From an optimization exercise on the open Yosys and OpenROAD flow, aimed at small area; shortcuts taken in it are not production practice.
Only simulation tests tie the RTL to the original design; equivalence was not proved.
Some runs may be left out. An edit can pass the tests and still lose a function that they never use.

File: flow/run.sh
#!/bin/bash
# synth_recipe.tcl (not shown) runs the flow's synth.tcl, then flattens the netlist and writes it again
# the make line also repeats each setting of config.mk as NAME=value (left out here)
make -C /OpenROAD-flow-scripts/flow DESIGN_CONFIG=/design/flow/config.mk WORK_HOME=/design/flow/orfs CLKGATE_MAP_FILE= SYNTH_SCRIPT=/design/flow/synth_recipe.tcl finish
File: flow/config.mk
export PLATFORM = sky130hd
export DESIGN_NAME = Gshare_branch_predictor
export DESIGN_NICKNAME = Gshare_branch_predictor
export VERILOG_FILES = /design/flow/design.v
export SDC_FILE = /design/flow/constraint.sdc
export NUM_CORES = 4
export LEC_CHECK = 0
export CAP_MARGIN = 20
export CORE_MARGIN = 2
export CORE_UTILIZATION = 40
export SLEW_MARGIN = 20
File: flow/constraint.sdc
create_clock -name core_clock -period 7.0 [get_ports {clk}]
set_input_delay 1.4000 -clock core_clock [delete_from_list [all_inputs] [get_ports {clk}]]
set_output_delay 1.4000 -clock core_clock [all_outputs]
set_load 0.01 [all_outputs]
File: flow/design.v
`timescale 1ns/1ps
module Gshare_branch_predictor(
    input clk,
    input rst_n,
    input  predict_valid,
    input  [6:0] predict_pc,
    output predict_taken,
    output [6:0] predict_history,
    input train_valid,
    input train_taken,
    input train_mispredicted,
    input [6:0] train_history,
    input [6:0] train_pc
);
    reg [6:0] GHR;
    reg [1:0] PHT [0:127];
    integer i;
    wire [6:0] predict_index;
    wire [6:0] train_index;
    assign predict_index = predict_pc ^ predict_history;
    assign train_index =  train_pc ^  train_history;
    always@(posedge clk or negedge rst_n) begin
        if(!rst_n) begin
            GHR <= 7'b0;
            for(i=0; i<128; i=i+1) PHT[i] <= 2'b01;
        end else begin
            if(train_valid && train_mispredicted) begin
                GHR <= { train_history[5:0], train_taken};   													  
            end else if(predict_valid) begin
                GHR <= { predict_history[5:0], predict_taken}; 
            end  
            if(train_valid) begin
                if(train_taken) begin
                    PHT[train_index] <= (PHT[train_index]==2'b11) ? 2'b11 : (PHT[train_index]+1'b1);
                end else begin
                    PHT[train_index] <= (PHT[train_index]==2'b00) ? 2'b00 : (PHT[train_index]-1'b1);
                end
            end
        end
    end
assign predict_taken = PHT[predict_index][1];  
assign predict_history  = GHR;
endmodule
run_1/power_grid.png
Drawn at 2 px/µm. Pins as bars on the die edge.
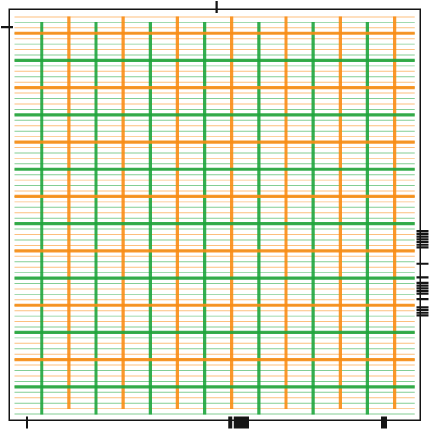
color	net
orange	VDD
green	VSS
met4 straps	14
signal pins	35
chip width: 204.7 µm
core area: 39,730 µm²
Die H: 204.7 µm

run_1/layer_met2.png
Drawn at 2 px/µm.
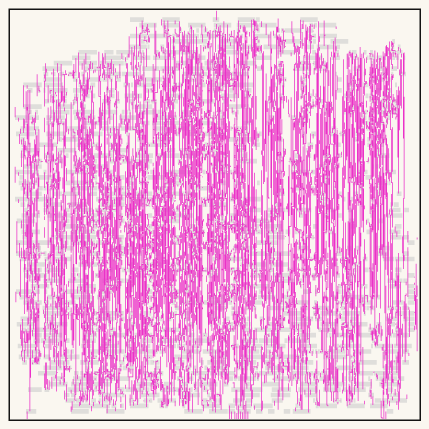
main direction	vertical
longest straight run	93.5 µm
wire length on this layer	35.7 mm
nets with wire on the layer	1,523
Post-Route WL: 80.15 mm
met2 global-route usage: 58.95%

run_1/routing.png
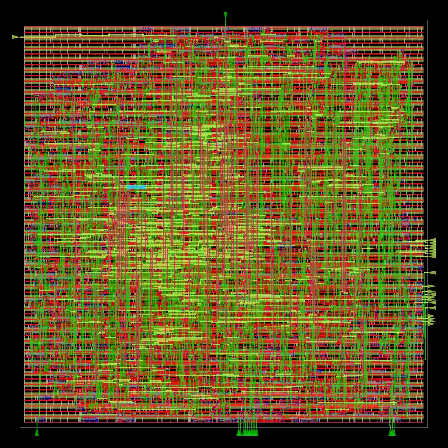
WL met2: 35.67 mm
highest metal used: met5

==> flow_metrics.py, run 1 <==
metrics = {
    "sta": {
        "hold_viol": 0,
        "hold-worst-slack_ns": 0.4882,
        "fin_crit_sh_pct": 90.63,
        "setup_tns_ns": 0,
    },
    "setup_path": {
        "crit_family": "buffers and inverters",
        "critPathMaxStageDelay_ns": 0.59,
        "end_kind": "primary output",
        "cp_num_cells": 10,
        "rr_endpoint": "PHT[86][0]$_DFFE_PN1P_",
        "crit_top_cell": "clkdlybuf4s50_1",
        "critical_path.cell_chain": "clkdlybuf4s50_1, xnor2_2, buf_4, mux4_2, a32oi_1, o311ai_0, nor4_1, nand3_1, mux2_2, clkdlybuf4s50_1",
        "crit_end": "predict_taken",
        "arrival_ns": 4.94,
    },
    "placement": {
        "dpl_cell_area_um2": 17810,
        "gp_congestion": 1.037,
        "dpl.hpwl_mm": 56.13,
    },
    "logic_synthesis": {
        "synth-compound-area-share_pct": 31.61,
        "synth_ff_type": "dfrtp_1",
        "ys.warnings.count": 2,
        "synth_xor_area_share_pct": 1.979,
        "yosys-top-cells-count": "179 x o21ai_0, 175 x a21oi_1, 147 x clkbuf_1",
        "synthCells": 1902,
        "ys_async_sr_fraction_pct": 100.0,
    },
    "cells_and_area": {
        "n_clock_buffer": 48,
        "buffers": 185,
        "final_cell_mix": "179 x o21ai_0, 175 x a21oi_1, 146 x nor2_1",
        "final_cells": 2453,
        "multi_input_area_share_pct": 46.75,
        "stdcell_area_um2": 18880,
        "multi_input_area_um2": 8826,
        "design.seq.count": 263,
        "nMultiInputCombCells": 1419,
        "largest_reg_flops": 256,
        "final-clk-cell-share_pct": 5.606,
    },
    "route": {
        "drt-initial-drc-count": 2715,
        "ant_nets": 0,
        "route.detailed.drc": 0,
    },
    "global_route": {
        "grt_max_degree": 115,
        "grtUsageMet1_pct": 51.86,
    },
    "cts": {
        "cts_resized": 0,
        "cts.htree.levels": 1,
    },
    "flow_run": {
        "drv_cap": 0,
    },
    "worst_hold_path": {
        "hold_class": "reg2reg",
    },
    "status": {
        "status": "complete, no violations",
    },
}
run_1/io_fan.png
Drawn at 3 px/µm.
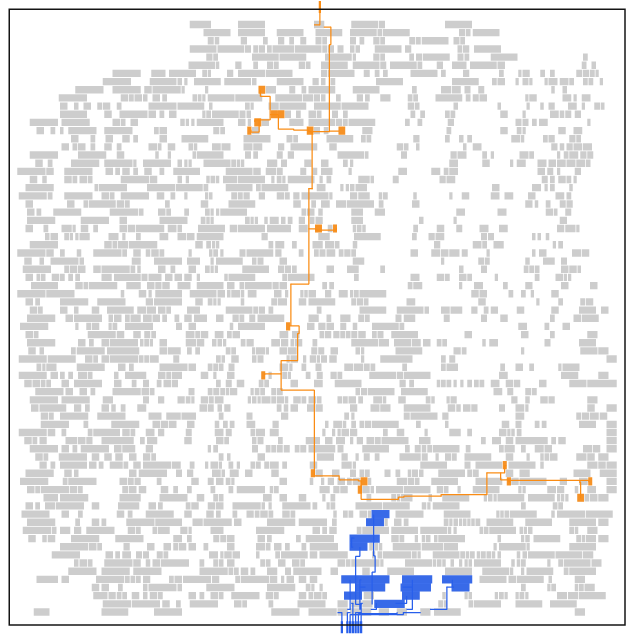

## Run 2: what changed since run 1
==> flow/design.v (replaced) <==
`timescale 1ns/1ps
module Gshare_branch_predictor(
    input clk,
    input rst_n,
    input  predict_valid,
    input  [6:0] predict_pc,
    output predict_taken,
    output [6:0] predict_history,
    input train_valid,
    input train_taken,
    input train_mispredicted,
    input [6:0] train_history,
    input [6:0] train_pc
);
    reg [6:0] GHR;
    reg [127:0] p;    
    reg [127:0] qn;   
    wire [6:0] predict_index = predict_pc ^ GHR;
    wire [6:0] train_index   = train_pc ^ train_history;
    assign predict_taken   = p[predict_index];
    assign predict_history = GHR;
    always @(posedge clk or negedge rst_n) begin
        if (!rst_n)
            GHR <= 7'b0;
        else if (train_valid && train_mispredicted)
            GHR <= {train_history[5:0], train_taken};
        else if (predict_valid)
            GHR <= {GHR[5:0], predict_taken};
    end
    wire [7:0]  row = {8{train_valid}} & (8'd1 << train_index[6:4]);
    wire [15:0] col = 16'd1 << train_index[3:0];
    wire train_p  = p[train_index];
    wire train_qn = ~(train_p ^ train_taken);
    genvar k;
    generate
        for (k = 0; k < 128; k = k + 1) begin : g_pht
            wire en = ~(row[k/16] & col[k%16]);    
            wire x  = ~((en | qn[k]) & p[k]);
            wire p_d  = ~((en | qn[k] | ~train_taken) & x);
            wire qn_d = ~((en | ~train_qn) & ~(en & qn[k]));
            always @(posedge clk or negedge rst_n) begin
                if (!rst_n) begin
                    p[k]  <= 1'b0;
                    qn[k] <= 1'b0;
                end else begin
                    p[k]  <= p_d;
                    qn[k] <= qn_d;
                end
            end
        end
    endgenerate
endmodule
--- a/flow/config.mk
+++ b/flow/config.mk
@@ -8,4 +8,4 @@
 export CAP_MARGIN = 20
 export CORE_MARGIN = 2
-export CORE_UTILIZATION = 40
+export CORE_UTILIZATION = 70
 export SLEW_MARGIN = 20
run_2/io_fan.png
Drawn at 4 px/µm.
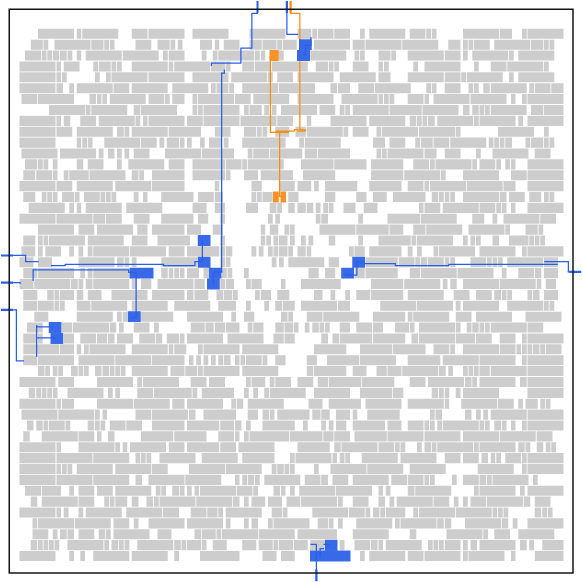
color	port	direction	edge	end cells	buffers	wire
orange	train_valid	input	top	3	1	83.3 µm
blue	train_pc	input	3 left, 2 top, 1 bottom, 1 right	14	7	306 µm
number of port buffers: 34
I/O pins: 35

run_2/wires.png
Drawn at 3 px/µm.
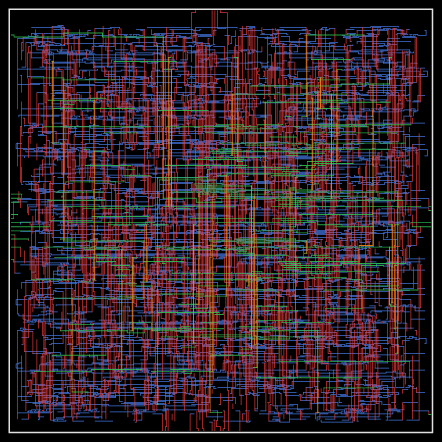
color	layer	wire length
orange	metal 4	1,560 µm
red	metal 2	16,300 µm
green	metal 3	3,070 µm
blue	metal 1	13,500 µm
Post-Route WL: 34.44 mm
WL per Instance: 23.36 µm

run_2/power_grid.png
Drawn at 3 px/µm. Pins as bars on the die edge.
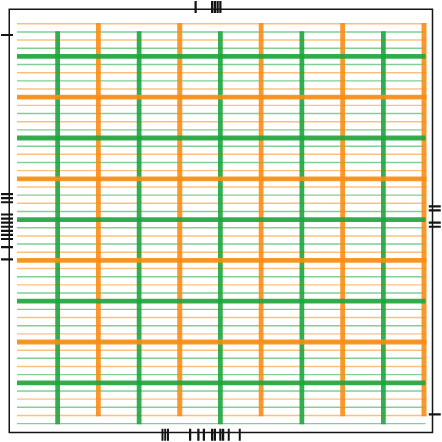
color	net
green	VSS
orange	VDD
met1 rails	50
rows	49
met5 straps	9
signal pins	35
met4 straps	10
core area: 18,150 µm²

==> run 2 against run 1 <==
Still clean. Critical path depth did not move. Sequential share of layout area rose by 9.5 points. Worst hold slack got worse by 0.012 ns. Global-route usage is 1.9 points lower. Clock-buffer cell count shrank 11. Cell area down 23%. Clock skew fell by 0.0086 ns. Cell count down 40%. Non-clock buffer count shrank 128. Critical path type unchanged.
==> flow_metrics.py, run 2 <==
metrics = {
    "global_route": {
        "grt_antenna_before_repair": 0,
        "grt_max_degree": 141,
        "grt_use_met2_pct": 57.48,
    },
    "logic_synthesis": {
        "synth_top_family_by_area": "multiplexers",
        "ys.warnings.count": 1,
        "ys_async_sr_fraction_pct": 100.0,
        "synth_ff_type": "dfrtp_1",
        "synth_xor_area_share_pct": 1.667,
        "synthCells": 1191,
        "yosysMostFrequentCell": "nand2_1",
        "yosys-top-cells-count": "290 x nand2_1, 263 x dfrtp_1, 168 x nor2_1",
        "synth-compound-area-share_pct": 7.731,
    },
    "sta": {
        "setup_tns_ns": 0,
        "hold-worst-slack_ns": 0.4766,
        "hold_viol": 0,
    },
    "setup_path": {
        "cp_num_cells": 10,
        "crit_family": "buffers and inverters",
        "crit_top_cell": "clkdlybuf4s50_1",
        "arrival_ns": 4.48,
        "end_kind": "primary output",
        "critical_path.cell_chain": "clkdlybuf4s50_1, xor2_4, buf_4, mux4_2, mux2i_1, a22oi_1, a21oi_1, a31oi_1, and2_1, clkdlybuf4s50_1",
        "crit_end": "predict_taken",
        "critPathMaxStageDelay_ns": 0.58,
    },
    "cells_and_area": {
        "dominant_cells": "sequential cells",
        "multi_input_area_share_pct": 43.08,
        "stdcell_area_um2": 14550,
        "final-clk-cell-share_pct": 6.062,
        "final_cells": 1474,
        "multi_input_area_um2": 6269,
        "n_clock_buffer": 37,
        "antenna_cells": 0,
        "nMultiInputCombCells": 875,
        "buffers": 57,
    },
    "floorplan": {
        "die_w_um": 140.6,
        "die_h_um": 140.6,
    },
    "placement": {
        "dpl_cell_area_um2": 13670,
        "gp_congestion": 0.9574,
        "dp.cells": 1425,
        "dpl.hpwl_mm": 22.31,
    },
    "route": {
        "vias_per_cell": 6.526,
        "route.detailed.drc": 0,
        "dr_wl_met2_mm": 16.26,
        "topRoutingLayerUsed": "met4",
        "vias": 9619,
        "drt-initial-drc-count": 916,
        "ant_nets": 0,
    },
    "worst_hold_path": {
        "whs_path_depth": 2,
        "hold_class": "reg2reg",
    },
    "status": {
        "status": "complete, no violations",
    },
    "flow_run": {
        "drv_cap": 0,
    },
    "cts": {
        "cts_resized": 0,
    },
}
run_2/layer_met2.png
Drawn at 3 px/µm.
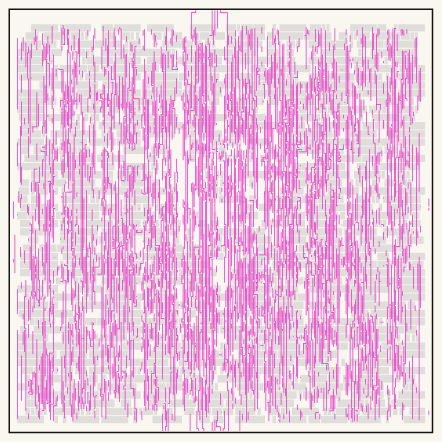

## Run 3: what changed since run 2
==> flow/flow/run.sh (new file) <==
#!/bin/bash
# Own layout flow: the standard ORFS flow (standard.sh), with
#  - synthesis mapped by an area-oriented ABC script (flow/area.abc) instead of
#    ORFS's speed script; everything else in the synthesis is the standard flow's script,
#  - ports buffered with the smallest buffer,
#  - a clock tree built from smaller clock buffers without dummy loads.
# Each tool's output goes to a log file in this folder (and ORFS's own logs
# under orfs/logs).
set -euo pipefail
W=$(pwd)
export AREA_ABC_SCRIPT=$W/flow/area.abc

# The standard flow's synthesis script with ABC's -script argument replaced
{
  head -n 1 synth_recipe.tcl
  cat <<'TCL'
proc abc {args} {
  set i [lsearch -exact $args -script]
  if { $i >= 0 } { set args [lreplace $args $i [expr { $i + 1 }] -script $::env(AREA_ABC_SCRIPT)] }
  yosys abc {*}$args
}
TCL
  tail -n +2 synth_recipe.tcl
} > area_synth.tcl
sed "s|synth_recipe.tcl|area_synth.tcl|g" standard.sh > area_standard.sh

bash area_standard.sh \
  "BUFFER_PORTS_ARGS=-buffer_cell sky130_fd_sc_hd__buf_1" \
  "CTS_ARGS=-sink_clustering_enable -repair_clock_nets -dont_use_dummy_load -buf_list sky130_fd_sc_hd__clkbuf_8 -sink_clustering_size 24" \
  finish > make.log 2>&1
==> flow/flow/area.abc (new file) <==
strash
&get -n
&st
&synch2
&put
dch -f
amap
==> flow/standard.sh (new file) <==
#!/bin/bash
# synth_recipe.tcl (not shown) runs the flow's synth.tcl, then flattens the netlist and writes it again
# the make line also repeats each setting of config.mk as NAME=value (left out here)
make -C /OpenROAD-flow-scripts/flow DESIGN_CONFIG=/design/flow/config.mk WORK_HOME=/design/flow/orfs CLKGATE_MAP_FILE= SYNTH_SCRIPT=/design/flow/synth_recipe.tcl "${@:-finish}"
--- a/flow/config.mk
+++ b/flow/config.mk
@@ -8,4 +8,4 @@
 export CAP_MARGIN = 20
 export CORE_MARGIN = 2
-export CORE_UTILIZATION = 70
+export CORE_UTILIZATION = 40
 export SLEW_MARGIN = 20
removed: flow/run.sh
run_3/layer_met2.png
Drawn at 3 px/µm.
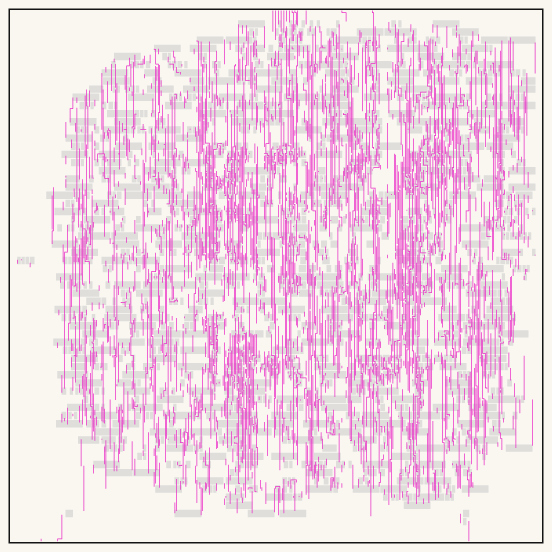
longest straight run	58.7 µm
main direction	vertical
Post-Route WL: 36.61 mm
via count: 10,930
met2 global-route usage: 35.15%

run_3/power_grid.png
Drawn at 2 px/µm. Pins as bars on the die edge.
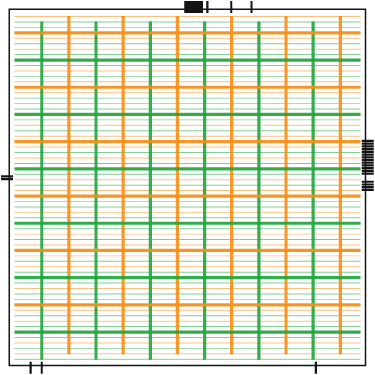
color	net
orange	VDD
green	VSS
met4 straps	12
signal pins	35
met5 straps	12
met1 rails	64
rows	63
Die H: 177.3 µm
core area: 29,640 µm²
chip width: 177.3 µm

run_3/io_fan.png
Drawn at 3 px/µm.
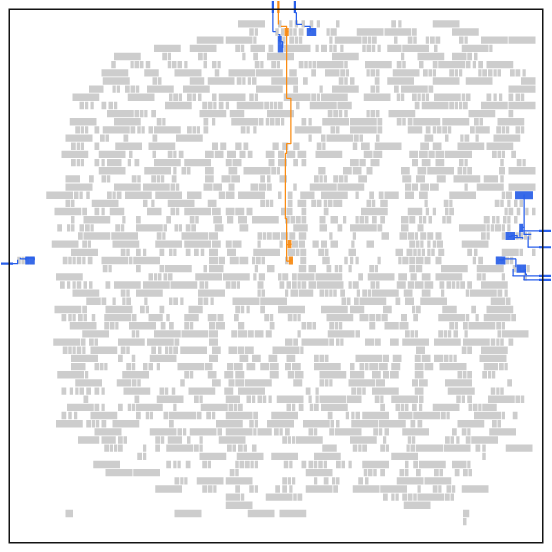

==> run 3 against run 2 <==
Worst setup slack got worse by 0.0067 ns. Clock-buffer cell count rose by 9. Via count rose by 14%. Critical endpoint unchanged. Still clean. Critical path type unchanged. Utilization fell by 35 points.
==> flow_metrics.py, run 3 <==
metrics = {
    "sta": {
        "hold-worst-slack_ns": 0.5249,
        "hold_viol": 0,
        "setup_tns_ns": 0,
    },
    "logic_synthesis": {
        "synth-compound-area-share_pct": 21.46,
        "synth_top_family_by_area": "simple AND/OR/NAND/NOR gates",
        "ys_async_sr_fraction_pct": 100.0,
        "synthCells": 1359,
        "synth_ff_type": "dfrtp_1",
        "yosys-top-cells-count": "421 x nor2_1, 273 x a21oi_1, 263 x dfrtp_1",
        "ys.warnings.count": 1,
    },
    "global_route": {
        "grt_antenna_before_repair": 0,
        "grt_max_degree": 152,
    },
    "setup_path": {
        "critical_path.cell_chain": "buf_1, nor2_1, a21oi_1, clkinv_1, nand2_1, a221oi_1, nor4_1, nor3_1, or4_1, o21ai_0, a21oi_1, nor2_1, buf_1",
        "end_kind": "primary output",
        "crit_family": "simple AND/OR/NAND/NOR gates",
        "critPathMaxStageDelay_ns": 0.64,
        "crit_end": "predict_taken",
    },
    "cells_and_area": {
        "antenna_cells": 0,
        "nMultiInputCombCells": 1082,
        "dominant_cells": "sequential cells",
        "final-clk-cell-share_pct": 4.683,
        "multi_input_area_share_pct": 40.08,
        "buffers": 60,
        "multi_input_area_um2": 5419,
        "final_cells": 1855,
        "n_clock_buffer": 46,
    },
    "floorplan": {
        "pin_count": 35,
    },
    "route": {
        "dr_wl_met2_mm": 16.03,
        "ant_nets": 0,
        "vias_per_cell": 5.893,
        "topRoutingLayerUsed": "met4",
        "wl_per_cell_um": 19.73,
    },
    "status": {
        "status": "complete, no violations",
    },
    "placement": {
        "dpl_cell_area_um2": 12890,
    },
    "worst_hold_path": {
        "hold_class": "reg2reg",
    },
}
run_3/routing.png
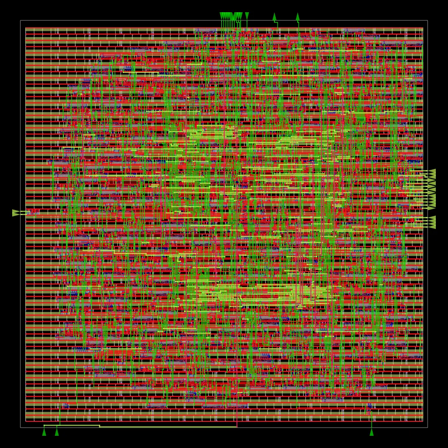

--- run 4 (changed files replaced; the others as in run 3) ---
==> flow/design.v <==
`timescale 1ns/1ps
module gshare_pht_next(
    input  row,
    input  col,
    input  p,
    input  qn,
    input  train_tn,    
    input  train_dn,    
    output p_d,
    output qn_d
);
    wire en  = ~(row & col);
    wire sel = ~(en | qn);                  
    assign p_d  = ~((train_tn & sel) | ~(p | sel));
    assign qn_d = ~((en | train_dn) & ~(en & qn));
endmodule
module gshare_aoi222(input a1, input a2, input b1, input b2, input c1, input c2, output y);
    assign y = ~((a1 & a2) | (b1 & b2) | (c1 & c2));
endmodule
module gshare_aoi22(input a1, input a2, input b1, input b2, output y);
    assign y = ~((a1 & a2) | (b1 & b2));
endmodule
module gshare_nand2(input a, input b, output y);
    assign y = ~(a & b);
endmodule
module gshare_nand3(input a, input b, input c, output y);
    assign y = ~(a & b & c);
endmodule
module gshare_and3(input a, input b, input c, output y);
    assign y = a & b & c;
endmodule
module gshare_nand4(input a, input b, input c, input d, output y);
    assign y = ~(a & b & c & d);
endmodule
module gshare_sel16(
    input  [15:0] d,
    input  [15:0] s,
    output y
);
    wire [5:0] g;
    wire h;
    genvar i;
    generate
        for (i = 0; i < 5; i = i + 1) begin : g_aoi
            gshare_aoi222 u (.a1(d[3*i]), .a2(s[3*i]), .b1(d[3*i+1]), .b2(s[3*i+1]),
                             .c1(d[3*i+2]), .c2(s[3*i+2]), .y(g[i]));
        end
    endgenerate
    gshare_nand2 u_last (.a(d[15]), .b(s[15]), .y(g[5]));
    gshare_and3  u_and  (.a(g[0]), .b(g[1]), .c(g[2]), .y(h));
    gshare_nand4 u_or   (.a(h), .b(g[3]), .c(g[4]), .d(g[5]), .y(y));
endmodule
module gshare_sel8(
    input  [7:0] d,
    input  [7:0] s,
    output y
);
    wire [2:0] g;
    gshare_aoi222 u_a (.a1(d[0]), .a2(s[0]), .b1(d[1]), .b2(s[1]), .c1(d[2]), .c2(s[2]), .y(g[0]));
    gshare_aoi222 u_b (.a1(d[3]), .a2(s[3]), .b1(d[4]), .b2(s[4]), .c1(d[5]), .c2(s[5]), .y(g[1]));
    gshare_aoi22  u_c (.a1(d[6]), .a2(s[6]), .b1(d[7]), .b2(s[7]), .y(g[2]));
    gshare_nand3  u_or (.a(g[0]), .b(g[1]), .c(g[2]), .y(y));
endmodule
module Gshare_branch_predictor(
    input clk,
    input rst_n,
    input  predict_valid,
    input  [6:0] predict_pc,
    output predict_taken,
    output [6:0] predict_history,
    input train_valid,
    input train_taken,
    input train_mispredicted,
    input [6:0] train_history,
    input [6:0] train_pc
);
    reg [6:0] GHR;
    reg [127:0] p;    
    reg [127:0] qn;   
    wire [6:0] predict_index = predict_pc ^ GHR;
    wire [6:0] train_index   = train_pc ^ train_history;
    wire [15:0] predict_col = 16'd1 << predict_index[3:0];
    wire [7:0]  predict_rows;
    genvar r;
    generate
        for (r = 0; r < 8; r = r + 1) begin : g_predict_row
            gshare_sel16 u (.d(p[16*r+15:16*r]), .s(predict_col), .y(predict_rows[r]));
        end
    endgenerate
    assign predict_taken = predict_rows[predict_index[6:4]];
    assign predict_history = GHR;
    always @(posedge clk or negedge rst_n) begin
        if (!rst_n)
            GHR <= 7'b0;
        else if (train_valid && train_mispredicted)
            GHR <= {train_history[5:0], train_taken};
        else if (predict_valid)
            GHR <= {GHR[5:0], predict_taken};
    end
    wire [7:0]  row = {8{train_valid}} & (8'd1 << train_index[6:4]);
    wire [15:0] col = 16'd1 << train_index[3:0];
    wire train_p;
    wire [7:0] train_rows;
    generate
        for (r = 0; r < 8; r = r + 1) begin : g_train_row
            gshare_sel16 u (.d(p[16*r+15:16*r]), .s(col), .y(train_rows[r]));
        end
    endgenerate
    gshare_sel8 u_train_read (.d(train_rows), .s(row), .y(train_p));
    wire train_dn = train_p ^ train_taken;
    wire [127:0] p_d, qn_d;
    genvar k;
    generate
        for (k = 0; k < 128; k = k + 1) begin : g_pht
            gshare_pht_next u_next (
                .row(row[k/16]), .col(col[k%16]), .p(p[k]), .qn(qn[k]),
                .train_tn(~train_taken), .train_dn(train_dn),
                .p_d(p_d[k]), .qn_d(qn_d[k])
            );
        end
    endgenerate
    always @(posedge clk or negedge rst_n) begin
        if (!rst_n) begin
            p  <= 128'b0;
            qn <= 128'b0;
        end else begin
            p  <= p_d;
            qn <= qn_d;
        end
    end
endmodule
==> flow/flow/run.sh <==
#!/bin/bash
# Own layout flow: the standard ORFS flow (standard.sh), with
#  - synthesis mapped by an area-oriented ABC script (flow/area.abc) instead of
#    ORFS's speed script; everything else in the synthesis is the standard flow's script,
#  - ports buffered with the smallest buffer,
#  - a clock tree built from smaller clock buffers without dummy loads.
# Each tool's output goes to a log file in this folder (and ORFS's own logs
# under orfs/logs).
set -euo pipefail
W=$(pwd)
export AREA_ABC_SCRIPT=$W/flow/area.abc

# The standard flow's synthesis script with ABC's -script argument replaced
{
  head -n 1 synth_recipe.tcl
  cat <<'TCL'
proc abc {args} {
  set i [lsearch -exact $args -script]
  if { $i >= 0 } { set args [lreplace $args $i [expr { $i + 1 }] -script $::env(AREA_ABC_SCRIPT)] }
  yosys abc {*}$args
}
TCL
  tail -n +2 synth_recipe.tcl
} > area_synth.tcl
sed "s|synth_recipe.tcl|area_synth.tcl|g" standard.sh > area_standard.sh

bash area_standard.sh \
  "BUFFER_PORTS_ARGS=-buffer_cell sky130_fd_sc_hd__buf_1" \
  "CTS_ARGS=-sink_clustering_enable -repair_clock_nets -dont_use_dummy_load -buf_list sky130_fd_sc_hd__clkbuf_8 -sink_clustering_size 16 -sink_clustering_max_diameter 80" \
  finish > make.log 2>&1
==> flow/config.mk <==
export PLATFORM = sky130hd
export DESIGN_NAME = Gshare_branch_predictor
export DESIGN_NICKNAME = Gshare_branch_predictor
export VERILOG_FILES = /design/flow/design.v
export SDC_FILE = /design/flow/constraint.sdc
export NUM_CORES = 4
export LEC_CHECK = 0
export CAP_MARGIN = 5
export CORE_MARGIN = 2
export CORE_UTILIZATION = 70
export SLEW_MARGIN = 5
export SYNTH_HIERARCHICAL = 1
export SYNTH_MINIMUM_KEEP_SIZE = 0
run_4/routing.png
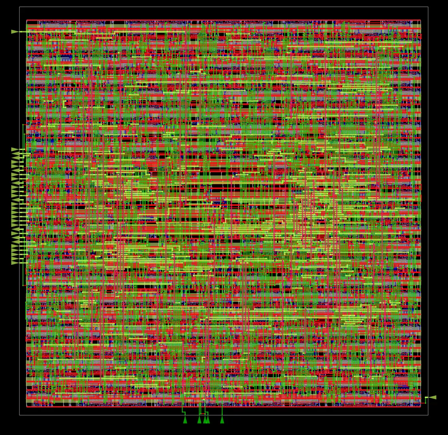
WL met2: 15.71 mm
wire length on met3: 3.271 mm

run_4/power_grid.png
Drawn at 3 px/µm. Pins as bars on the die edge.
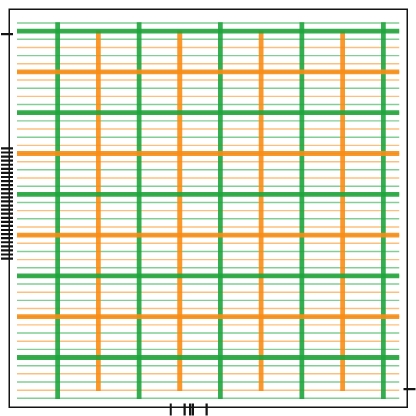
color	net
green	VSS
orange	VDD
met5 straps	9
met4 straps	9
rows	46
chip width: 132.2 µm
core area: 15,940 µm²

run_4/wires.png
Drawn at 4 px/µm.
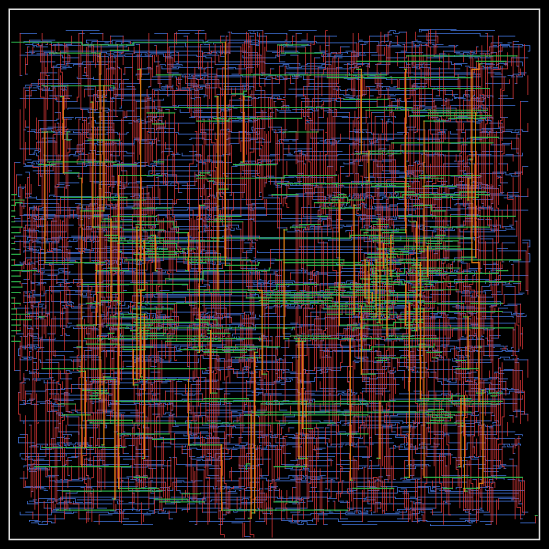
color	layer	wire length
green	metal 3	3,270 µm
blue	metal 1	12,500 µm
red	metal 2	15,700 µm
orange	metal 4	1,720 µm
via count: 10,530
WL per Instance: 20.77 µm
Post-Route WL: 33.16 mm
All-Layer GR Usage: 38.67%

==> run 4 against run 3 <==
Cell area decreased by 8.7%. Utilization increased by 32 points. Worst setup slack improved by 0.38 ns. Flip-flop and latch count unchanged. Via count decreased by 3.7%. Synthesized cell count decreased by 3.8%. Fmax increased by 6.9%. Worst hold slack got worse by 0.049 ns. Global-route usage increased by 15 points.
==> flow_metrics.py, run 4 <==
metrics = {
    "status": {
        "status": "complete, no violations",
    },
    "logic_synthesis": {
        "ys_async_sr_fraction_pct": 100.0,
        "synth_top_family_by_area": "simple AND/OR/NAND/NOR gates",
        "synthCells": 1308,
        "synth_ff_type": "dfrtp_1",
        "ys.warnings.count": 7,
        "ys_ff_latch": 263,
        "synth-compound-area-share_pct": 19.75,
        "synth_area_um2": 11500,
        "yosys-top-cells-count": "317 x nor2_1, 310 x nand2_1, 263 x dfrtp_1",
    },
    "cells_and_area": {
        "final_cells": 1596,
        "multi_input_area_um2": 4878,
        "nFillCells": 1083,
        "reg.largest.list": "p x128, qn x128, GHR x7",
        "multi_input_area_share_pct": 39.51,
        "buffers": 52,
        "dominant_cells": "sequential cells",
        "nMultiInputCombCells": 1032,
        "n_all_inverters": 13,
        "antenna_cells": 0,
        "synthToLayoutAreaGrowth_pct": 7.400,
        "seqCellArea_um2": 6581,
        "n_clock_buffer": 20,
        "final-clk-cell-share_pct": 2.229,
        "finalNetCount": 1409,
    },
    "setup_path": {
        "crit_end": "predict_taken",
        "crit_family": "simple AND/OR/NAND/NOR gates",
        "critPathMaxStageDelay_ns": 0.57,
        "critical_path.cell_chain": "buf_1, nor2_1, a21oi_1, nand2_1, nor2_1, a222oi_1, and3_1, nand4_1, a221oi_1, nor4_1, buf_1",
        "critPathMaxFanout": 8,
        "end_kind": "primary output",
        "rr_worst_depth": 11,
    },
    "sta": {
        "hold_viol": 0,
        "finalWorstSetupSlack_ns": 1.490,
        "relSlewSlack_pct": 9.510,
        "max_freq_mhz": 181.5,
        "setup_tns_ns": 0,
        "hold-worst-slack_ns": 0.4761,
        "tightest_slew_ns": 1.352,
    },
    "route": {
        "ant_nets": 0,
        "vias_per_cell": 6.597,
        "topRoutingLayerUsed": "met4",
    },
    "global_route": {
        "grt_use_met2_pct": 62.44,
        "grt_pass1_wl_mm": 53.21,
        "grt_antenna_before_repair": 1,
        "grt_max_degree": 146,
    },
    "placement": {
        "dpl_cell_area_um2": 12070,
    },
    "cts": {
        "cts_tree": "done",
    },
    "floorplan": {
        "pin_count": 35,
        "initial_core_util_pct": 72.12,
    },
    "worst_hold_path": {
        "hold_class": "reg2reg",
    },
}
run_4/layer_met2.png
Drawn at 4 px/µm.
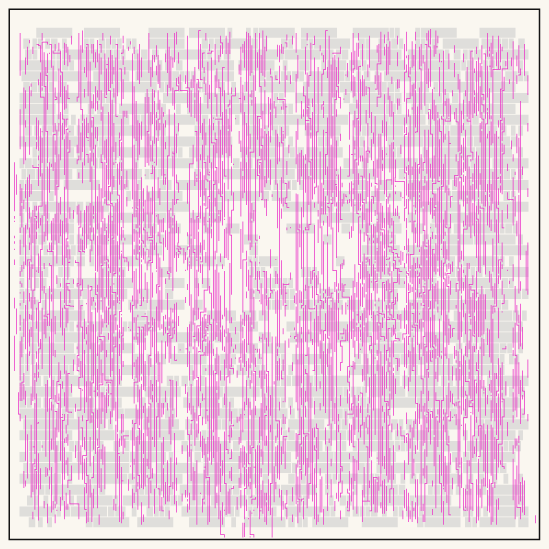

## Run 5: what changed since run 4
--- a/flow/config.mk
+++ b/flow/config.mk
@@ -6,8 +6,8 @@
 export NUM_CORES = 4
 export LEC_CHECK = 0
-export CAP_MARGIN = 5
+export CAP_MARGIN = 20
 export CORE_MARGIN = 2
-export CORE_UTILIZATION = 70
-export SLEW_MARGIN = 5
+export CORE_UTILIZATION = 60
+export SLEW_MARGIN = 20
 export SYNTH_HIERARCHICAL = 1
 export SYNTH_MINIMUM_KEEP_SIZE = 0
run_5/layer_met2.png
Drawn at 3 px/µm.
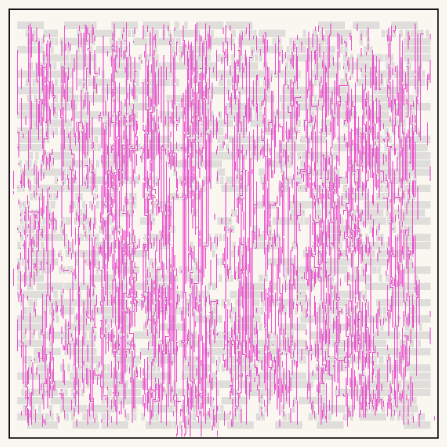
wire length on this layer	15,000 µm
longest straight run	60.9 µm
Post-Route WL: 32.26 mm
via count: 9,920
met2 global-route usage: 52.43%

run_5/io_fan.png
Drawn at 4 px/µm.
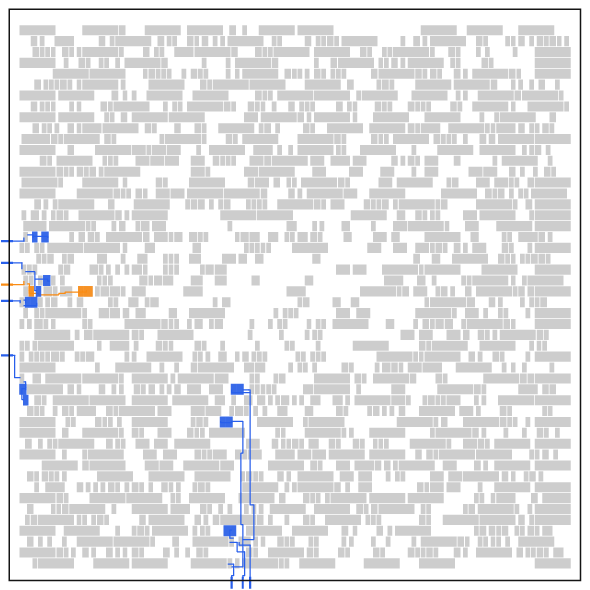
color	port	direction	edge	end cells	buffers	wire
orange	train_valid	input	left	3	1	22.6 µm
blue	train_pc	input	4 left, 3 bottom	14	7	176 µm

==> run 5 against run 4 <==
Flip-flop and latch count stayed put. Register-to-register slack worse by 0.27 ns. Utilization is 11 points lower. Area after synthesis stayed put. Clock skew is 0.017 ns lower. Die area is 16% higher.
==> flow_metrics.py, run 5 <==
metrics = {
    "status": {
        "status": "complete, no violations",
    },
    "logic_synthesis": {
        "yosys-top-cells-count": "317 x nor2_1, 310 x nand2_1, 263 x dfrtp_1",
        "synth-compound-area-share_pct": 19.75,
        "synth_top_family_by_area": "simple AND/OR/NAND/NOR gates",
    },
    "sta": {
        "relSlewSlack_pct": 42.21,
        "tightest_slew_ns": 0.8669,
        "setup_tns_ns": 0,
    },
    "floorplan": {
        "core-area_um2": 18770,
        "die_w_um": 142.4,
        "pin_count": 35,
        "initial_core_util_pct": 61.26,
    },
    "route": {
        "ant_nets": 0,
        "dr_wl_met2_mm": 14.98,
    },
    "global_route": {
        "grt_max_degree": 158,
        "grt_use_total_pct": 32.79,
        "grt_antenna_before_repair": 0,
    },
    "worst_hold_path": {
        "hold_class": "reg2reg",
    },
    "setup_path": {
        "crit_end": "predict_taken",
        "critPathMaxFanout": 8,
    },
    "cells_and_area": {
        "finalNetCount": 1416,
        "reg.largest.list": "p x128, qn x128, GHR x7",
        "final_cells": 1621,
        "multi_input_area_um2": 4886,
        "multi_input_area_share_pct": 39.29,
        "nFillCells": 1575,
        "n_clock_buffer": 20,
    },
}
run_5/routing.png
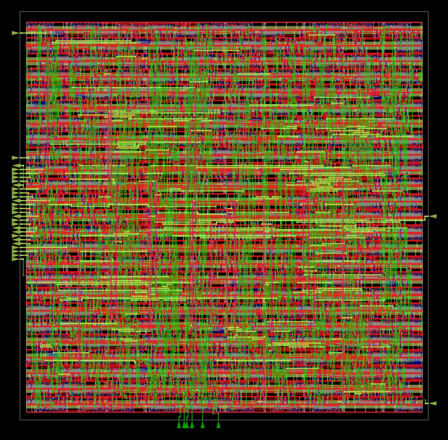
highest metal used: met4
wire length on met3: 2.423 mm

run_5/power_grid.png
Drawn at 3 px/µm. Pins as bars on the die edge.
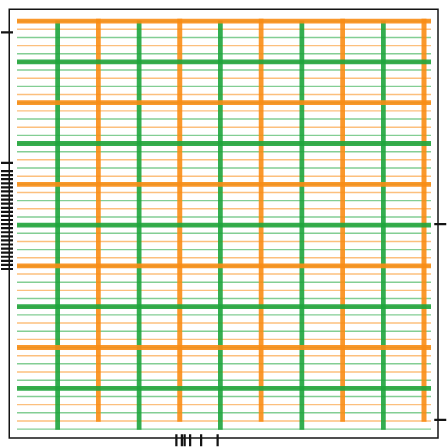

## Run 6: what changed since run 5
--- a/flow/design.v
+++ b/flow/design.v
@@ -32,4 +32,7 @@
 module gshare_nand4(input a, input b, input c, input d, output y);
     assign y = ~(a & b & c & d);
+endmodule
+module gshare_nor2(input a, input b, output y);
+    assign y = ~(a | b);
 endmodule
 module gshare_sel16(
@@ -98,14 +101,29 @@
             GHR <= {GHR[5:0], predict_taken};
     end
-    wire [7:0]  row = {8{train_valid}} & (8'd1 << train_index[6:4]);
-    wire [15:0] col = 16'd1 << train_index[3:0];
+    wire [3:0] col_lo_n  = ~(4'd1 << train_index[1:0]);
+    wire [3:0] col_hi_n  = ~(4'd1 << train_index[3:2]);
+    wire [3:0] row_lo_n  = ~(4'd1 << train_index[5:4]);
+    wire [1:0] row_hi_n  = ~({2{train_valid}} & (2'd1 << train_index[6]));
+    wire [15:0] col_a, col_b;    
+    wire [7:0]  row_a, row_b;    
+    genvar c;
+    generate
+        for (c = 0; c < 16; c = c + 1) begin : g_col
+            gshare_nor2 u_a (.a(col_lo_n[c%4]), .b(col_hi_n[c/4]), .y(col_a[c]));
+            gshare_nor2 u_b (.a(col_lo_n[c%4]), .b(col_hi_n[c/4]), .y(col_b[c]));
+        end
+        for (c = 0; c < 8; c = c + 1) begin : g_row
+            gshare_nor2 u_a (.a(row_lo_n[c%4]), .b(row_hi_n[c/4]), .y(row_a[c]));
+            gshare_nor2 u_b (.a(row_lo_n[c%4]), .b(row_hi_n[c/4]), .y(row_b[c]));
+        end
+    endgenerate
     wire train_p;
     wire [7:0] train_rows;
     generate
         for (r = 0; r < 8; r = r + 1) begin : g_train_row
-            gshare_sel16 u (.d(p[16*r+15:16*r]), .s(col), .y(train_rows[r]));
+            gshare_sel16 u (.d(p[16*r+15:16*r]), .s(r < 4 ? col_a : col_b), .y(train_rows[r]));
         end
     endgenerate
-    gshare_sel8 u_train_read (.d(train_rows), .s(row), .y(train_p));
+    gshare_sel8 u_train_read (.d(train_rows), .s(row_a), .y(train_p));
     wire train_dn = train_p ^ train_taken;
     wire [127:0] p_d, qn_d;
@@ -114,5 +132,6 @@
         for (k = 0; k < 128; k = k + 1) begin : g_pht
             gshare_pht_next u_next (
-                .row(row[k/16]), .col(col[k%16]), .p(p[k]), .qn(qn[k]),
+                .row(k%16 < 8 ? row_a[k/16] : row_b[k/16]),
+                .col(k/16 < 4 ? col_a[k%16] : col_b[k%16]), .p(p[k]), .qn(qn[k]),
                 .train_tn(~train_taken), .train_dn(train_dn),
                 .p_d(p_d[k]), .qn_d(qn_d[k])
--- a/flow/config.mk
+++ b/flow/config.mk
@@ -6,8 +6,8 @@
 export NUM_CORES = 4
 export LEC_CHECK = 0
-export CAP_MARGIN = 20
+export CAP_MARGIN = 5
 export CORE_MARGIN = 2
 export CORE_UTILIZATION = 60
-export SLEW_MARGIN = 20
+export SLEW_MARGIN = 5
 export SYNTH_HIERARCHICAL = 1
 export SYNTH_MINIMUM_KEEP_SIZE = 0
run_6/power_grid.png
Drawn at 2 px/µm. Pins as bars on the die edge.
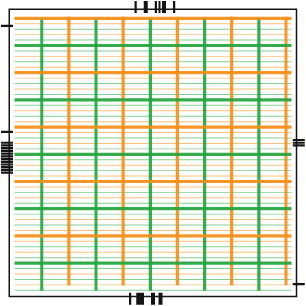
chip width: 142.9 µm
core area: 18,830 µm²
Die H: 142.9 µm

run_6/layer_met2.png
Drawn at 3 px/µm.
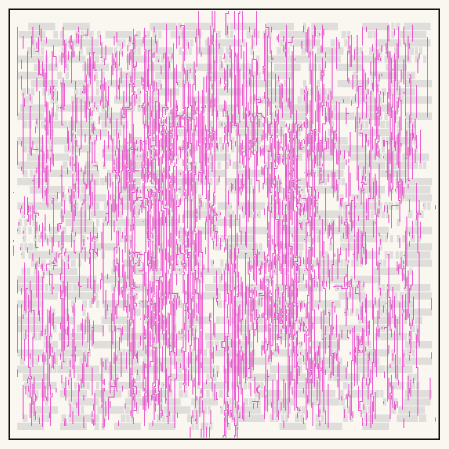
met2 global-route usage: 48.99%
via count: 10,010
Post-Route WL: 31.63 mm

run_6/routing.png
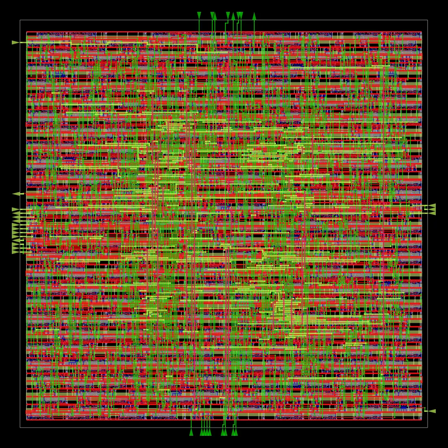
wire length on met1: 13.73 mm
WL met2: 14.30 mm
wire length on met3: 2.735 mm
All-Layer GR Usage: 32.16%
WL per Instance: 19.19 µm

==> run 6 against run 5 <==
Utilization down 0.59 points. Register-to-register slack gained 0.07 ns. Critical path depth is 1 higher. Still clean. Critical path type unchanged. Highest routed layer unchanged. Largest cell class unchanged.
==> flow_metrics.py, run 6 <==
metrics = {
    "status": {
        "status": "complete, no violations",
    },
    "cells_and_area": {
        "nFillCells": 1547,
        "finalNetCount": 1417,
        "reg.largest.list": "p x128, qn x128, GHR x7",
        "n_clock_buffer": 20,
        "multi_input_area_share_pct": 40.02,
        "final_cells": 1648,
        "multi_input_area_um2": 4949,
    },
    "cts": {
        "cts_tree": "done",
        "cts_sinks": 263,
    },
    "sta": {
        "tightest_slew_ns": 1.033,
        "skew_ns": 0.04412,
        "setup_tns_ns": 0,
        "relSlewSlack_pct": 31.12,
    },
    "floorplan": {
        "pin_count": 35,
        "initial_core_util_pct": 61.45,
    },
    "route": {
        "route.detailed.drc": 0,
        "topRoutingLayerUsed": "met4",
        "ant_nets": 0,
    },
    "worst_hold_path": {
        "hold_class": "reg2reg",
    },
    "setup_path": {
        "crit_end": "predict_taken",
        "critPathMaxFanout": 8,
    },
    "logic_synthesis": {
        "synth-compound-area-share_pct": 19.63,
        "synth_top_family_by_area": "simple AND/OR/NAND/NOR gates",
    },
    "global_route": {
        "grt_max_degree": 172,
        "grt_antenna_before_repair": 0,
    },
}
run_6/wires.png
Drawn at 3 px/µm.
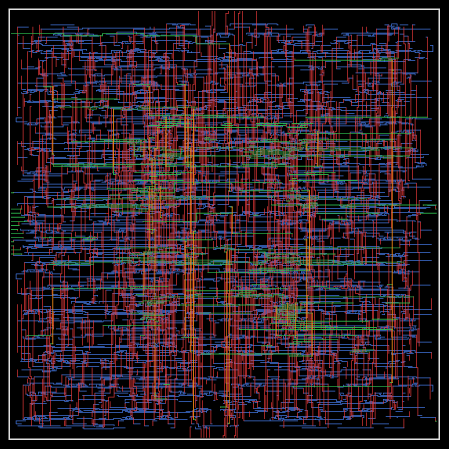

## Run 7: what changed since run 6
--- a/flow/design.v
+++ b/flow/design.v
@@ -3,4 +3,5 @@
     input  row,
     input  col,
+    input  valid,
     input  p,
     input  qn,
@@ -10,8 +11,11 @@
     output qn_d
 );
-    wire en  = ~(row & col);
-    wire sel = ~(en | qn);                  
-    assign p_d  = ~((train_tn & sel) | ~(p | sel));
-    assign qn_d = ~((en | train_dn) & ~(en & qn));
+    wire en, sel, x, y;
+    gshare_nand2 u_en  (.a(row), .b(col), .y(en));
+    gshare_a21oi u_sel (.a1(valid), .a2(qn), .b1(en), .y(sel));
+    gshare_a21oi u_x   (.a1(valid), .a2(p), .b1(sel), .y(x));
+    gshare_a21oi u_p   (.a1(train_tn), .a2(sel), .b1(x), .y(p_d));
+    gshare_nand3 u_y   (.a(en), .b(valid), .c(qn), .y(y));
+    gshare_o21ai u_qn  (.a1(en), .a2(train_dn), .b1(y), .y(qn_d));
 endmodule
 module gshare_aoi222(input a1, input a2, input b1, input b2, input c1, input c2, output y);
@@ -20,4 +24,10 @@
 module gshare_aoi22(input a1, input a2, input b1, input b2, output y);
     assign y = ~((a1 & a2) | (b1 & b2));
+endmodule
+module gshare_a21oi(input a1, input a2, input b1, output y);
+    assign y = ~((a1 & a2) | b1);
+endmodule
+module gshare_o21ai(input a1, input a2, input b1, output y);
+    assign y = ~((a1 | a2) & b1);
 endmodule
 module gshare_nand2(input a, input b, output y);
@@ -81,4 +91,11 @@
     reg [127:0] p;    
     reg [127:0] qn;   
+    reg pht_valid;    
+    always @(posedge clk or negedge rst_n) begin
+        if (!rst_n)
+            pht_valid <= 1'b0;
+        else
+            pht_valid <= 1'b1;
+    end
     wire [6:0] predict_index = predict_pc ^ GHR;
     wire [6:0] train_index   = train_pc ^ train_history;
@@ -91,5 +108,5 @@
         end
     endgenerate
-    assign predict_taken = predict_rows[predict_index[6:4]];
+    assign predict_taken = pht_valid & predict_rows[predict_index[6:4]];
     assign predict_history = GHR;
     always @(posedge clk or negedge rst_n) begin
@@ -126,5 +143,5 @@
     endgenerate
     gshare_sel8 u_train_read (.d(train_rows), .s(row_a), .y(train_p));
-    wire train_dn = train_p ^ train_taken;
+    wire train_dn = (pht_valid & train_p) ^ train_taken;
     wire [127:0] p_d, qn_d;
     genvar k;
@@ -133,5 +150,5 @@
             gshare_pht_next u_next (
                 .row(k%16 < 8 ? row_a[k/16] : row_b[k/16]),
-                .col(k/16 < 4 ? col_a[k%16] : col_b[k%16]), .p(p[k]), .qn(qn[k]),
+                .col(k/16 < 4 ? col_a[k%16] : col_b[k%16]), .valid(pht_valid), .p(p[k]), .qn(qn[k]),
                 .train_tn(~train_taken), .train_dn(train_dn),
                 .p_d(p_d[k]), .qn_d(qn_d[k])
@@ -139,12 +156,7 @@
         end
     endgenerate
-    always @(posedge clk or negedge rst_n) begin
-        if (!rst_n) begin
-            p  <= 128'b0;
-            qn <= 128'b0;
-        end else begin
-            p  <= p_d;
-            qn <= qn_d;
-        end
+    always @(posedge clk) begin
+        p  <= p_d;
+        qn <= qn_d;
     end
 endmodule
run_7/wires.png
Drawn at 3 px/µm.
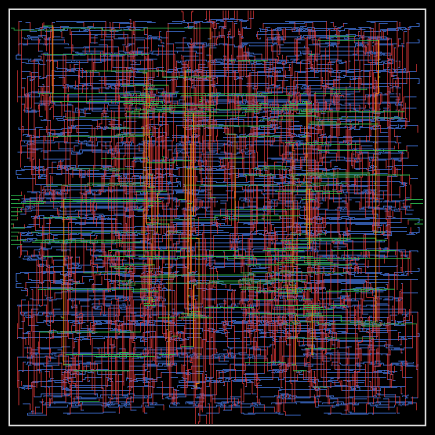
color	layer	wire length
green	metal 3	2,650 µm
orange	metal 4	868 µm
blue	metal 1	13,800 µm
red	metal 2	13,400 µm
Post-Route WL: 30.78 mm
WL per Instance: 18.98 µm
via count: 10,510
All-Layer GR Usage: 31.03%

run_7/layer_met2.png
Drawn at 3 px/µm.
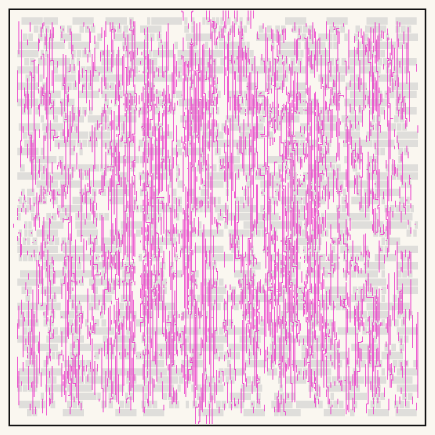
longest straight run	69.7 µm
main direction	vertical
nets with wire on the layer	1,145
wire length on this layer	13,400 µm
share of all routed wire	44%
met2 global-route usage: 47.24%

==> run 7 against run 6 <==
Synthesized cell count increased by 0.38%. Non-clock buffer count unchanged. First-iteration DRC count decreased by 7.4%. Register-to-register slack about the same. Worst hold slack about the same. Critical path type unchanged. Sequential share of layout area decreased by 7.2 points. Clock-buffer cell count unchanged. Global-route usage decreased by 1.1 points. Clock skew decreased by 0.0030 ns.
==> flow_metrics.py, run 7 <==
metrics = {
    "logic_synthesis": {
        "yosys-top-cells-count": "399 x a21oi_1, 256 x dfxtp_1, 180 x nand2_1",
        "synth_area_um2": 10820,
        "synth-compound-area-share_pct": 32.92,
    },
    "route": {
        "route.detailed.drc": 0,
        "ant_nets": 0,
        "dr_wl_met3_mm": 2.649,
        "drt-initial-drc-count": 1582,
        "topRoutingLayerUsed": "met4",
        "wl_met1_mm": 13.82,
        "dr_wl_met2_mm": 13.45,
    },
    "cts": {
        "cts_tree": "done",
        "cts_hold_buf": 0,
        "ctsLongestPathBuffers": 3,
        "cts_sinks": 264,
    },
    "setup_path": {
        "critPathMaxFanout": 8,
        "cp_num_cells": 13,
        "path_buf_inv": 3,
        "critPathMaxStageDelay_ns": 0.59,
        "r2r_slack_ns": 3.58,
        "arrival_ns": 4.32,
    },
    "sta": {
        "setup_tns_ns": 0,
        "skew_ns": 0.04116,
        "tightest_slew_ns": 1.062,
        "relSlewSlack_pct": 29.17,
        "finalMaxSlewViolations": 0,
        "max_freq_mhz": 174.9,
    },
    "cells_and_area": {
        "nFillCells": 1594,
        "seq_share_pct": 46.03,
        "finalNetCount": 1422,
        "multi_input_area_um2": 5450,
        "final_common_cell": "a21oi_1",
        "buf_share_pct": 1.535,
        "drive_gt1_share_pct": 2.010,
        "reg.largest.list": "p x128, qn x128, GHR x7",
        "final_cells": 1622,
        "multi_input_area_share_pct": 47.08,
        "n_clock_buffer": 20,
    },
    "worst_hold_path": {
        "hold_class": "reg2reg",
    },
    "global_route": {
        "grt_max_degree": 233,
        "grt_antenna_before_repair": 0,
    },
    "placement": {
        "gp_congestion": 1.012,
    },
    "floorplan": {
        "pin_count": 35,
        "initial_core_util_pct": 60.65,
        "die_w_um": 138.3,
    },
    "status": {
        "status": "complete, no violations",
    },
}
run_7/power_grid.png
Drawn at 3 px/µm. Pins as bars on the die edge.
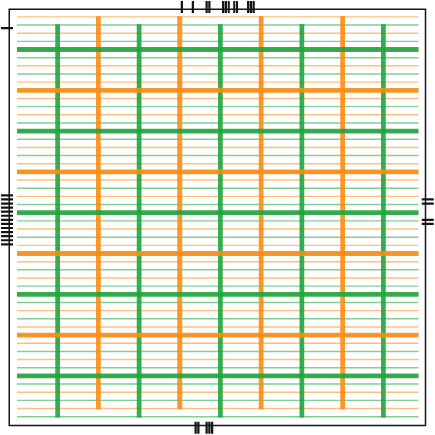
Die H: 138.3 µm
core area: 17,840 µm²

run_7/io_fan.png
Drawn at 4 px/µm.
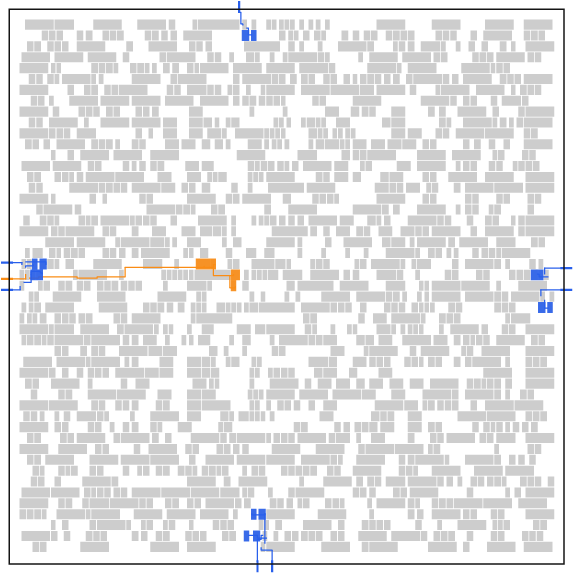

## Run 8: what changed since run 7
--- a/flow/flow/run.sh
+++ b/flow/flow/run.sh
@@ -27,4 +27,4 @@
 bash area_standard.sh \
   "BUFFER_PORTS_ARGS=-buffer_cell sky130_fd_sc_hd__buf_1" \
-  "CTS_ARGS=-sink_clustering_enable -repair_clock_nets -dont_use_dummy_load -buf_list sky130_fd_sc_hd__clkbuf_8 -sink_clustering_size 16 -sink_clustering_max_diameter 80" \
+  "CTS_ARGS=-sink_clustering_enable -repair_clock_nets -dont_use_dummy_load -buf_list sky130_fd_sc_hd__clkbuf_8 -sink_clustering_size 18 -sink_clustering_max_diameter 70" \
   finish > make.log 2>&1
--- a/flow/config.mk
+++ b/flow/config.mk
@@ -8,5 +8,5 @@
 export CAP_MARGIN = 5
 export CORE_MARGIN = 2
-export CORE_UTILIZATION = 60
+export CORE_UTILIZATION = 68
 export SLEW_MARGIN = 5
 export SYNTH_HIERARCHICAL = 1
run_8/io_fan.png
Drawn at 4 px/µm.
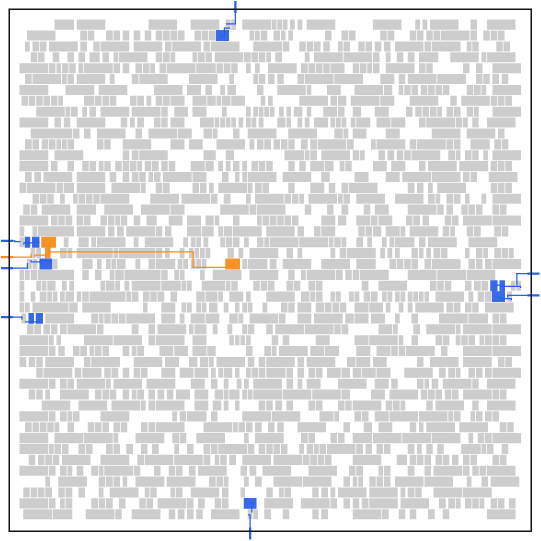
color	port	direction	edge	end cells	buffers	wire
blue	train_pc	input	3 left, 2 right, 1 top, 1 bottom	14	7	64.8 µm
orange	train_valid	input	left	4	1	65.2 µm

run_8/routing.png
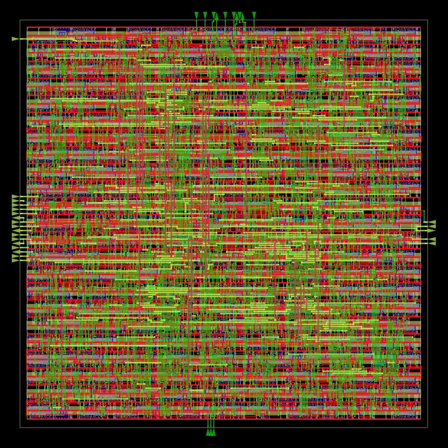
wire length on met3: 3.055 mm
All-Layer GR Usage: 35.22%
via count: 10,820

==> run 8 against run 7 <==
Worst setup slack improved by 0.0020 ns. Highest routed layer unchanged. Clock skew shrank 0.0030 ns. Utilization is 8.6 points higher. Clock-buffer cell count down 2. Die area decreased by 11%.
==> flow_metrics.py, run 8 <==
metrics = {
    "sta": {
        "max_freq_mhz": 174.9,
        "finalMaxSlewViolations": 0,
        "tightest_slew_ns": 1.113,
        "skew_ns": 0.03818,
        "setup_tns_ns": 0,
    },
    "route": {
        "route.detailed.drc": 0,
        "dr_wl_met2_mm": 13.83,
        "ant_nets": 0,
        "wl_met1_mm": 13.04,
    },
    "global_route": {
        "grt_antenna_before_repair": 0,
        "grt_max_degree": 108,
        "grt_use_met2_pct": 54.76,
    },
    "cells_and_area": {
        "multi_input_area_um2": 5450,
        "final_common_cell": "a21oi_1",
        "nFillCells": 1310,
        "n_clock_buffer": 18,
        "final_cells": 1608,
        "buf_share_pct": 1.605,
        "seq_share_pct": 46.18,
        "finalNetCount": 1421,
        "drive_gt1_share_pct": 1.940,
    },
    "setup_path": {
        "critPathMaxFanout": 8,
        "cp_num_cells": 13,
        "arrival_ns": 4.32,
    },
    "cts": {
        "cts_tree": "done",
        "cts_hold_buf": 0,
        "ctsLongestPathBuffers": 3,
    },
    "status": {
        "status": "complete, no violations",
    },
    "logic_synthesis": {
        "synth_area_um2": 10820,
        "synth-compound-area-share_pct": 32.92,
        "yosys-top-cells-count": "399 x a21oi_1, 256 x dfxtp_1, 180 x nand2_1",
    },
    "floorplan": {
        "pin_count": 35,
    },
    "placement": {
        "gp_congestion": 0.9276,
    },
}
run_8/power_grid.png
Drawn at 3 px/µm. Pins as bars on the die edge.
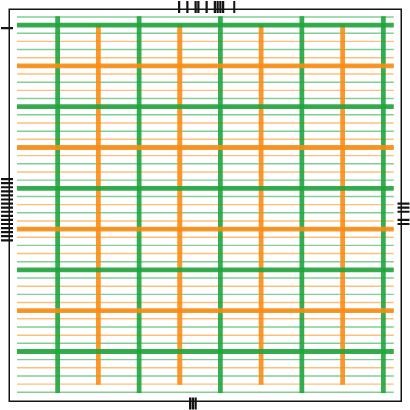
color	net
green	VSS
orange	VDD
met4 straps	9
met1 rails	47
met5 straps	9
chip width: 130.1 µm
core area: 15,710 µm²
Die H: 130.1 µm


==> notes/layouts.md <==
Pictures saved along the way, in no particular order.

Metal layers overlaid.
Plate I
Drawn at 2 px/µm.
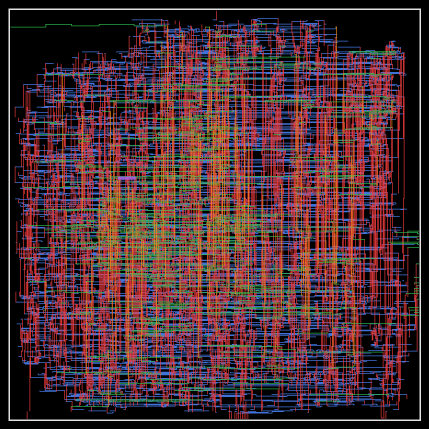
Plate II
Drawn at 4 px/µm.
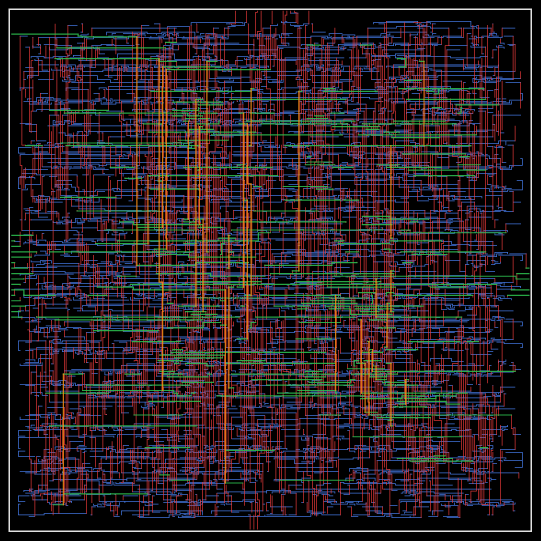
Plate III
Drawn at 3 px/µm.
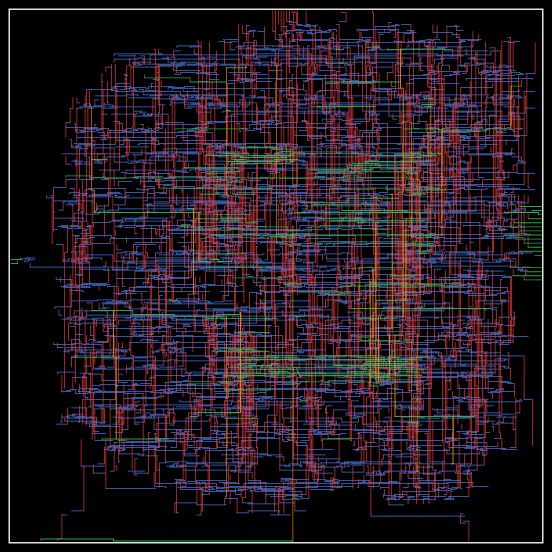
Plate IV
Drawn at 3 px/µm.
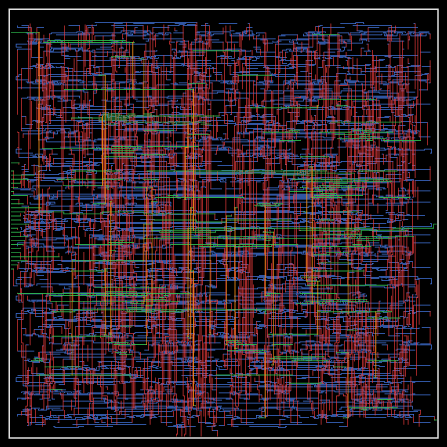
run 8 -> Plate II
run 5 -> Plate IV
run 3 -> Plate III
run 1 -> Plate I

-- port drivers added, routing unchanged --
In the flow no input, the clock included, has a driving cell. The finished layouts below were timed again as built, in two steps. Step 1: set_driving_cell puts a clkbuf_16 on clk and a buf_2 on each other input, an assumption about the parent block. Step 2 moves the port delays by t, midway between the first and last clock arrival at a register: inputs arrive t later, outputs are due t later. That takes back most of the time a late clock gives input paths. Slacks: ideal / step 1 / step 2; pairs: ideal / step 1.
run | t (ns) | slack for setup (ns) | worst setup path after step 2 | worst register clock-pin slew, ns
run 1 | 0.635 | 0.656 / 0.631 / 0.631 | input to output | 0.06 / 0.06
run 2 | 0.571 | 1.116 / 1.092 / 1.092 | input to output | 0.07 / 0.07
run 3 | 0.585 | 1.109 / 1.077 / 0.978 | input to register | 0.06 / 0.06
run 4 | 0.559 | 1.490 / 1.465 / 1.465 | input to output | 0.11 / 0.11
run 5 | 0.578 | 1.308 / 1.285 / 1.285 | input to output | 0.11 / 0.11
run 6 | 0.583 | 1.452 / 1.427 / 1.313 | input to register | 0.11 / 0.11
run 7 | 0.568 | 1.281 / 1.257 / 1.257 | input to output | 0.11 / 0.11
run 8 | 0.553 | 1.283 / 1.260 / 1.260 | input to output | 0.12 / 0.12
After both steps setup and hold are still met in every run listed. For run 6, which loses most, drivers alone change the setup slack by -0.025 ns; drivers and shift together by -0.139 ns.
